What follows belongs to an exercise in optimizing a design on an open flow for small area and a short achievable clock period; a production flow would make more cautious choices. RTL that was checked went through simulation tests only; none was proved equivalent to the original. The series may have gaps, and a smaller design here may also do less where the tests do not look. No functional check of the RTL was part of run 2.

==> constraint.sdc <==
create_clock -name core_clock -period 7.0 [get_ports {clk}]
set_input_delay 1.4000 -clock core_clock [delete_from_list [all_inputs] [get_ports {clk}]]
set_output_delay 1.4000 -clock core_clock [all_outputs]
set_load 0.01 [all_outputs]
==> config.mk <==
export PLATFORM = sky130hd
export DESIGN_NAME = alu_top
export DESIGN_NICKNAME = alu_top
export VERILOG_FILES = /design/flow/design.v
export SDC_FILE = /design/flow/constraint.sdc
export NUM_CORES = 4
export LEC_CHECK = 0
export CAP_MARGIN = 20
export CORE_MARGIN = 2
export CORE_UTILIZATION = 30
export PLACE_DENSITY = 0.5
export SLEW_MARGIN = 20
==> run.sh <==
#!/bin/bash
# synth_recipe.tcl (not shown) runs the flow's synth.tcl, then flattens the netlist and writes it again
# the make line also repeats each setting of config.mk as NAME=value (left out here)
make -C /OpenROAD-flow-scripts/flow DESIGN_CONFIG=/design/flow/config.mk WORK_HOME=/design/flow/orfs CLKGATE_MAP_FILE= SYNTH_SCRIPT=/design/flow/synth_recipe.tcl finish
==> design.v <==
module alu_top (clk, A, B, sel, Cin, Y, Zero);
	input clk;
	input [31:0] A, B;
	input [3:0] sel;
	input Cin;
	output [31:0] Y;
	output Zero;
	reg [31:0] a_q, b_q;
	reg [3:0]  sel_q;
	reg        cin_q;
	reg [31:0] y_q;
	reg        zero_q;
	wire [31:0] y_d;
	wire        zero_d;
	ALU u_alu (.A(a_q), .B(b_q), .sel(sel_q), .Cin(cin_q), .Y(y_d), .Zero(zero_d));
	always @(posedge clk) begin
		a_q    <= A;
		b_q    <= B;
		sel_q  <= sel;
		cin_q  <= Cin;
		y_q    <= y_d;
		zero_q <= zero_d;
	end
	assign Y    = y_q;
	assign Zero = zero_q;
endmodule

module ALU (A, B, sel, Cin, Y, Zero);
	input [32 - 1 : 0] A, B;
	input [3 : 0] sel;
	input Cin;
	output reg[32 - 1 : 0] Y;
	output reg Zero;
	wire out_add,out_or,out_not,out_xor,out_xnor,out_nor;
	wire[32-1:0] out_dec;
	wire[5-1:0]  out_arb;
	AND  a1(.a(A[0]),.b(B[0]),.c(out_add));
	OR   a2(.a(A[0]),.b(B[0]),.c(out_or));
	NOT  a3(.a(A[0]),.b(out_not));
	XOR  a4(.a(A[0]),.b(B[0]),.c(out_xor));
	XNOR a5(.a(A[0]),.b(B[0]),.c(out_xnor));
	NOR  a6(.a(A[0]),.b(B[0]),.c(out_nor));
	Decoder a7(.a(A[5-1:0]),.b(out_dec[32-1:0]));
	Arbiter a8(.r(A[5-1:0]),.g(out_arb[5-1:0]));
	always@(*)begin
		case(sel)
			4'b0000:begin
				Y = {31'b0,out_add};
				if(out_add == 0)
					Zero = 1;
				else
					Zero = 0;
			end
			4'b0001:begin
				Y = {31'b0,out_or};
				if(out_or == 0)
					Zero = 1;
				else
					Zero = 0;
			end
			4'b0010:begin
				Y = {31'b0,out_not};
                if(out_not == 0)
                    Zero = 1;
                else
                    Zero = 0;
			end
			4'b0011:begin
				Y = {31'b0,out_xor};
                if(out_xor == 0)
                    Zero = 1;
                else
                    Zero = 0;
			end
			4'b0100:begin
				Y = {31'b0,out_xnor};
                if(out_xnor == 0)
                    Zero = 1;
                else
                    Zero = 0;
			end
			4'b0101:begin
				Y = {31'b0,out_nor};
                if(out_nor == 0)
                    Zero = 1;
                else
                    Zero = 0;
			end
			4'b0110:begin
				Y = A + B + Cin;
				if(Y == 0)
					Zero = 1;
				else
					Zero = 0;
			end
			4'b0111:begin
				Y = A - B;
				if(Y == 0)
					Zero = 1;
				else
					Zero = 0;
			end
			4'b1000:begin
				if(A > B)
					Y = A - B;
				else
					Y = B - A;
				if(Y == 0)
					Zero = 1;
				else
					Zero = 0;
			end
			4'b1001:begin
				Y = A[15:0]*B[15:0];
				if(Y == 0)
					Zero = 1;
				else
					Zero = 0;
			end
			4'b1010:begin
				Y = A << 1'b1;
				if(Y == 0)
					Zero = 1;
				else
					Zero = 0;
			end
			4'b1011:begin
				Y = $signed(A) <<< 1'b1;
				if(Y == 0)
					Zero = 1;
				else
					Zero = 0;
			end
			4'b1100:begin
				Y = A >> 1'b1;
				if(Y == 0)
					Zero = 1;
				else
					Zero = 0;
			end
			4'b1101:begin
				Y = $signed(A) >>> 1'b1;
				if(Y == 0)
					Zero = 1;
				else
					Zero = 0;
			end
			4'b1110:begin
				Y = out_dec;
				Zero = 1'b0;
			end
			4'b1111:begin
				Y = out_arb;
				Zero = 1'b0;
			end
		endcase
	end
endmodule 
module Arbiter(r, g);  
	input [5 - 1 : 0] r;
	output[5 - 1 : 0] g;
	reg [5 - 1 : 0] g;
	always@(*)begin
		casex(r)
			5'b00000: g = 5'b00000; 
			5'bxxxx1: g = 5'b00001; 
			5'bxxx10: g = 5'b00010; 
			5'bxx100: g = 5'b00100; 
			5'bx1000: g = 5'b01000;  
			5'b10000: g = 5'b10000; 
			 default: g = 5'hx;
		endcase
	end
endmodule
module Decoder(a, b);  
	input [5 - 1 : 0] a;
	output[32- 1 : 0] b;
	wire[32 - 1 : 0]b = 1 << a;
endmodule
module AND (a, b, c);
	input  a, b;
	output c;
	wire and1;
	nand nand_to_and1(and1,a,b);
	nand nand_to_and2(c,and1,and1);
endmodule
module OR (a, b, c);
	input  a, b;
	output c;
	wire or1,or2;
	nand nand_to_or1(or1,a,a);
	nand nand_to_or2(or2,b,b);
	nand nand_to_or3(c,or1,or2);
endmodule
module NOT (a, b);
	input  a;
	output b;
	nand nand_to_not(b,a,a);
endmodule
module NOR (a, b, c);
	input  a, b;
	output c;
	wire nor1,nor2,nor3;
	nand nand_to_nor1(nor1,a,a);
	nand nand_to_nor2(nor2,b,b);
	nand nand_to_nor3(nor3,nor1,nor2);
	nand nand_to_nor4(c,nor3,nor3);
endmodule
module XNOR (a, b, c);
	input  a, b;
	output c;
	wire xnor1,xnor2,xnor3,xnor4;
	nand nand_to_xnor1(xnor1,a,b);
	nand nand_to_xnor2(xnor2,xnor1,a);
	nand nand_to_xnor3(xnor3,xnor1,b);
	nand nand_to_xnor4(xnor4,xnor3,xnor2);
	nand nand_to_xnor5(c,xnor4,xnor4);
endmodule
module XOR (a, b, c);
	input  a, b;
	output c;
	wire xor1,xor2,xor3;
	nand nand_to_xor1(xor1,a,b);
	nand nand_to_xor2(xor2,xor1,a);
	nand nand_to_xor3(xor3,xor1,b);
	nand nand_to_xor4(c,xor3,xor2);
endmodule
### Routed metal per tile, run 1

Bar = 100 um. 26 x 26 tiles, from black (low) to pale yellow (high), scaled to the fullest tile. Values are wire area over tile area, all layers added.
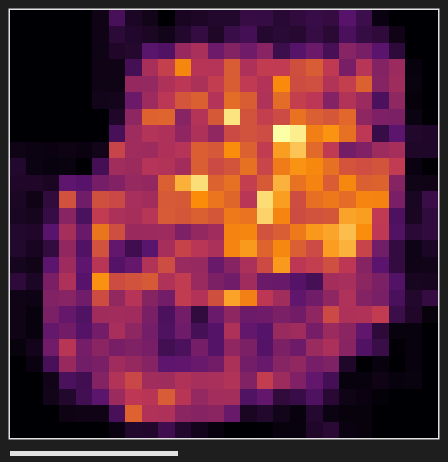
nearly empty tiles: 14%
fullest tile: 0.70
tiles over half the peak: 23%
mean over tiles: 0.22
emptiest ninth of the die: top left
densest ninth of the die: middle

### Final layout, run 1

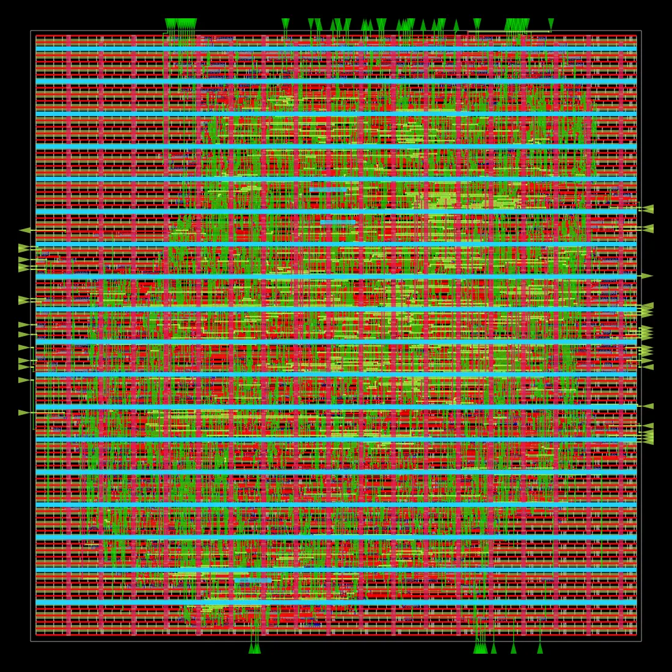
die height: 255 um
final core occ: 35.2%

### Cell density map, run 1

26 x 26 tiles, from black (low) to pale yellow (high), 0 to 100% covered.
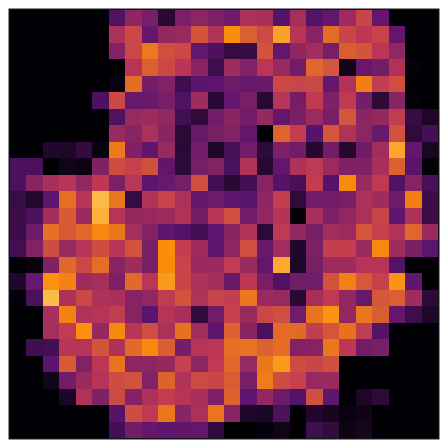
fullest tile: 86%
nearly empty tiles: 19%
tiles over 75% full: 2.1%
mean over tiles: 32%
emptiest ninth of the die: top left
initial core utilization: 30.2%
CORE AREA: 0.0627 mm^2

==> flow_summary.ini, run 1 <==
[setup_path]
cp.depth = 27
crit_required_ns = 7.34
critical_path.startpoint = a_q[10]
cp_slowest_stage_delay_ns = 0.52
worstSetupPathType = reg2reg
path_common_cell = fa_1
cp_top_family = adder cells
end_kind = flip-flop
path_max_fanout = 6
endpoint = zero_q
cpMaxStageDelayCell = fa_1
timing.rr.end = zero_q

[finish]
seq_area_share_pct = 9.33
multi_input_area_share_pct = 68.4
num_antenna_cells = 2
largestClassByArea = multi-input gates
drive_gt1_share_pct = 9.32
n_clock_buffer = 9
final-nonclk-buf-share_pct = 10.2
nFlopsAndLatches = 102
signal_buffers = 258
clkCellAreaFrac_pct = 1.49
area_growth_syn_to_layout_pct = 16.8
reg.largest.list = a_q: 32 flops, b_q: 32 flops, y_q: 32 flops
finalNetCount = 3027
fillerInstances = 6611
seqCellArea_mm2 = 0.00206
fin_cells = 3413
inverters_excl_clock = 339

[clock_tree]
cts_inserted_buffers = 9
cts_tree = yes
cts_resized = 2
cts.root.buffer_cell = clkbuf_16
clkTransAtPathRegs_ns = 0.08
cts_sinks = 102
cts.path.max_buffers = 2
htree_levels = 3

[grt]
use_met3_pct = 4.75
grt_max_degree = 32
grt_busiest_layer = met2
met1_usage_pct = 37.9
grt.overflow.total = 0
grt_first_pass_wirelength_mm = 127
use_met2_pct = 41.0

[floorplan]
die_w_um = 255
num_rows = 92
n_tap_cell = 846

[detailed_routing]
ant_nets = 0
wirelength_mm = 85.9
route.met3.wl_mm = 6.87
wl_per_cell_um = 25.2
vias = 19076
wl_met1_mm = 38.8
viasPerCell = 5.59
dr.max_layer_used = met5
met2_length_mm = 37.6
first_iter_violations = 2349

[worst_hold_path]
hold_path.class = reg2reg
worstHoldEndpoint = y_q[0]
hold_depth = 3
worstHoldStart = sel_q[1]

[yosys]
synthTopCellsByCount = inv_1, nand2_1, nor2_1, ha_1, fa_1
syn_inst = 2420
ys_types = 91
syn_area_per_cell_um2 = 7.82
synth_edf_count = 0
synth_top_family_by_area = adder cells
yosys_warnings = 3
syn_nets = 2887
yosysSeqAreaShare_pct = 10.8
synth.most_common_cell = inv_1
synth-compound-area-share_pct = 20.9
yosys_most_used_dff = dfxtp_1
synth_top_area_share_pct = 21.0
synth-adder-area-share_pct = 34.1
synthArstFlopShare_pct = 0

[placed_design]
io_buffers = 102
routabilityCongestion = 0.972
place_ws_ns = -0.0825
dp.cells = 3389
postPlaceCellArea_mm2 = 0.0216
dp_hpwl_mm = 71.3

[sta]
post-route-min-period_ns = 6.78
slew_headroom_pct = 27.6
holdWs_ns = 0.727
fmax_mhz = 148
final_max_slew_viol_count = 0
fin_crit_sh_pct = 96.8
setup_slack_ns = 0.225
worstMarginPinSlew_ns = 1.08
finalSetupViolCount = 0

[status]
status = finished clean
### Signal wires on met3, run 1

Bar = 100 um.
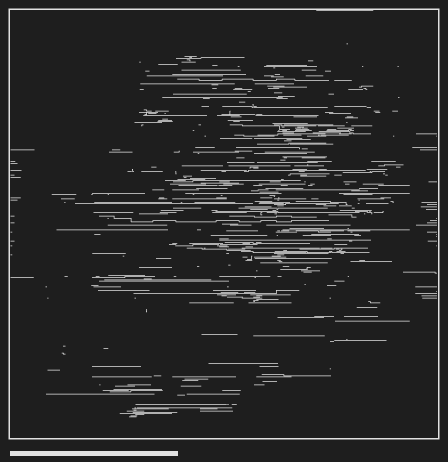

## Run 2: large edit since run 1, in outline
design.v: 227 -> 1246 lines; modules unchanged: 1
  ALU: edited, 131 -> 1219 lines
  removed: Arbiter, Decoder, AND, OR, NOT, NOR, XNOR, XOR
### Signal wires on met3, run 2

Bar = 50 um.
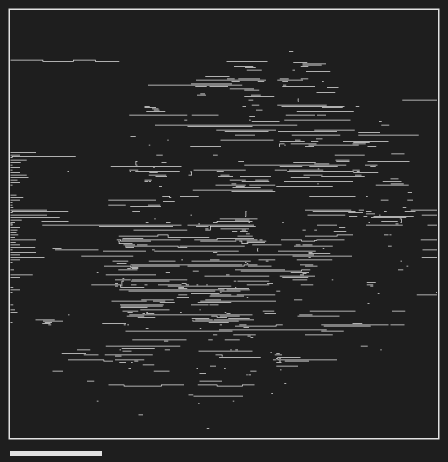
longest straight run: 77.0 um
nets with wire on the layer: 336
main direction: horizontal
DRT Wirelength: 71.1 mm
Vias: 16685

### Final layout, run 2

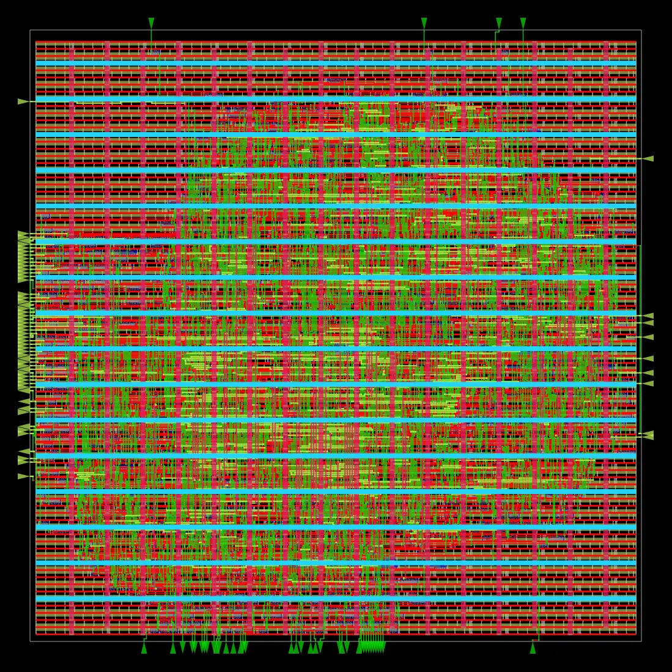
die height: 233 um
io pins: 103

==> flow_summary.ini, run 2 <==
[placed_design]
routabilityCongestion = 0.999
postPlaceCellArea_mm2 = 0.0176
dp_hpwl_mm = 54.7
io_buffers = 102

[sta]
setup_slack_ns = 0.222
finalSetupViolCount = 0
post-route-min-period_ns = 6.78
final_max_slew_viol_count = 0
holdWs_ns = 0.763
fmax_mhz = 148
fin_crit_sh_pct = 96.8
slew_headroom_pct = 15.9

[yosys]
syn_inst = 2103
synth.most_common_cell = a21oi_1
yosys_most_used_dff = dfxtp_1
synth_top_area_share_pct = 13.2
synthArstFlopShare_pct = 0
yosys_warnings = 2
ys_types = 73
syn_nets = 2395
synthTopCellsByCount = a21oi_1, nor2_1, clkbuf_1, inv_1, nand2_1
synth-compound-area-share_pct = 31.2
synth_edf_count = 0

[grt]
grt.overflow.total = 0
grt_first_pass_wirelength_mm = 105
grt_max_degree = 94
met1_usage_pct = 35.2
grt_busiest_layer = met2
use_met2_pct = 40.4

[clock_tree]
clkTransAtPathRegs_ns = 0.12
cts_sinks = 102
htree_levels = 3
cts.root.buffer_cell = clkbuf_16
cts_inserted_buffers = 9

[setup_path]
worstSetupPathType = reg2reg
cp_slowest_stage_delay_ns = 0.58
timing.rr.end = y_q[31]
cpMaxStageDelayCell = fa_1
crit_required_ns = 7.28
cp_top_family = adder cells
path_max_fanout = 19
cp.depth = 21
critical_path.startpoint = b_q[1]
endpoint = y_q[31]
path_common_cell = fa_1
end_kind = flip-flop

[finish]
finalNetCount = 2398
fin_cells = 2791
signal_buffers = 196
largestClassByArea = multi-input gates
seq_area_share_pct = 11.4
inverters_excl_clock = 162
n_clock_buffer = 9
num_antenna_cells = 0
drive_gt1_share_pct = 6.82
nFlopsAndLatches = 102
multi_input_area_share_pct = 68.7
seqCellArea_mm2 = 0.00205
clkCellAreaFrac_pct = 1.73
fin_util_pct = 34.8
reg.largest.list = a_q: 32 flops, b_q: 32 flops, y_q: 32 flops

[worst_hold_path]
hold_depth = 2
hold_path.class = reg2reg
worstHoldStart = a_q[31]
worstHoldEndpoint = y_q[30]

[detailed_routing]
first_iter_violations = 2127
wl_met1_mm = 30.3
met2_length_mm = 31.6
ant_nets = 0
dr.max_layer_used = met4
wl_per_cell_um = 25.5

[floorplan]
initial_utilization_pct = 30.5
num_rows = 83
n_tap_cell = 680
coreArea_mm2 = 0.0516
die_w_um = 233

[status]
status = finished clean

[what the ideal ports hide]
Ports are ideal in the flow. The routed layouts listed here were re-timed in OpenROAD.
Step 1 (the two cells are an assumption about what drives the block):
set clk [get_ports {clk}]
set_driving_cell -lib_cell sky130_fd_sc_hd__clkbuf_16 $clk
set_driving_cell -lib_cell sky130_fd_sc_hd__buf_2 [delete_from_list [all_inputs] $clk]
Step 2, shift: input delay + t, output delay - t, t = (earliest + latest rising clock arrival at the registers) / 2. This alone moves slack from input paths to output paths.
Three values: no drivers, after step 1, after step 2; two values: the first two.
run	t (ns)	setup WS [ns]	worst setup path after step 2
run 1	0.463	0.225 / 0.225 / 0.225	register to register
run 2	0.470	0.222 / 0.222 / 0.222	register to register
After both steps every run listed still meets setup and hold.
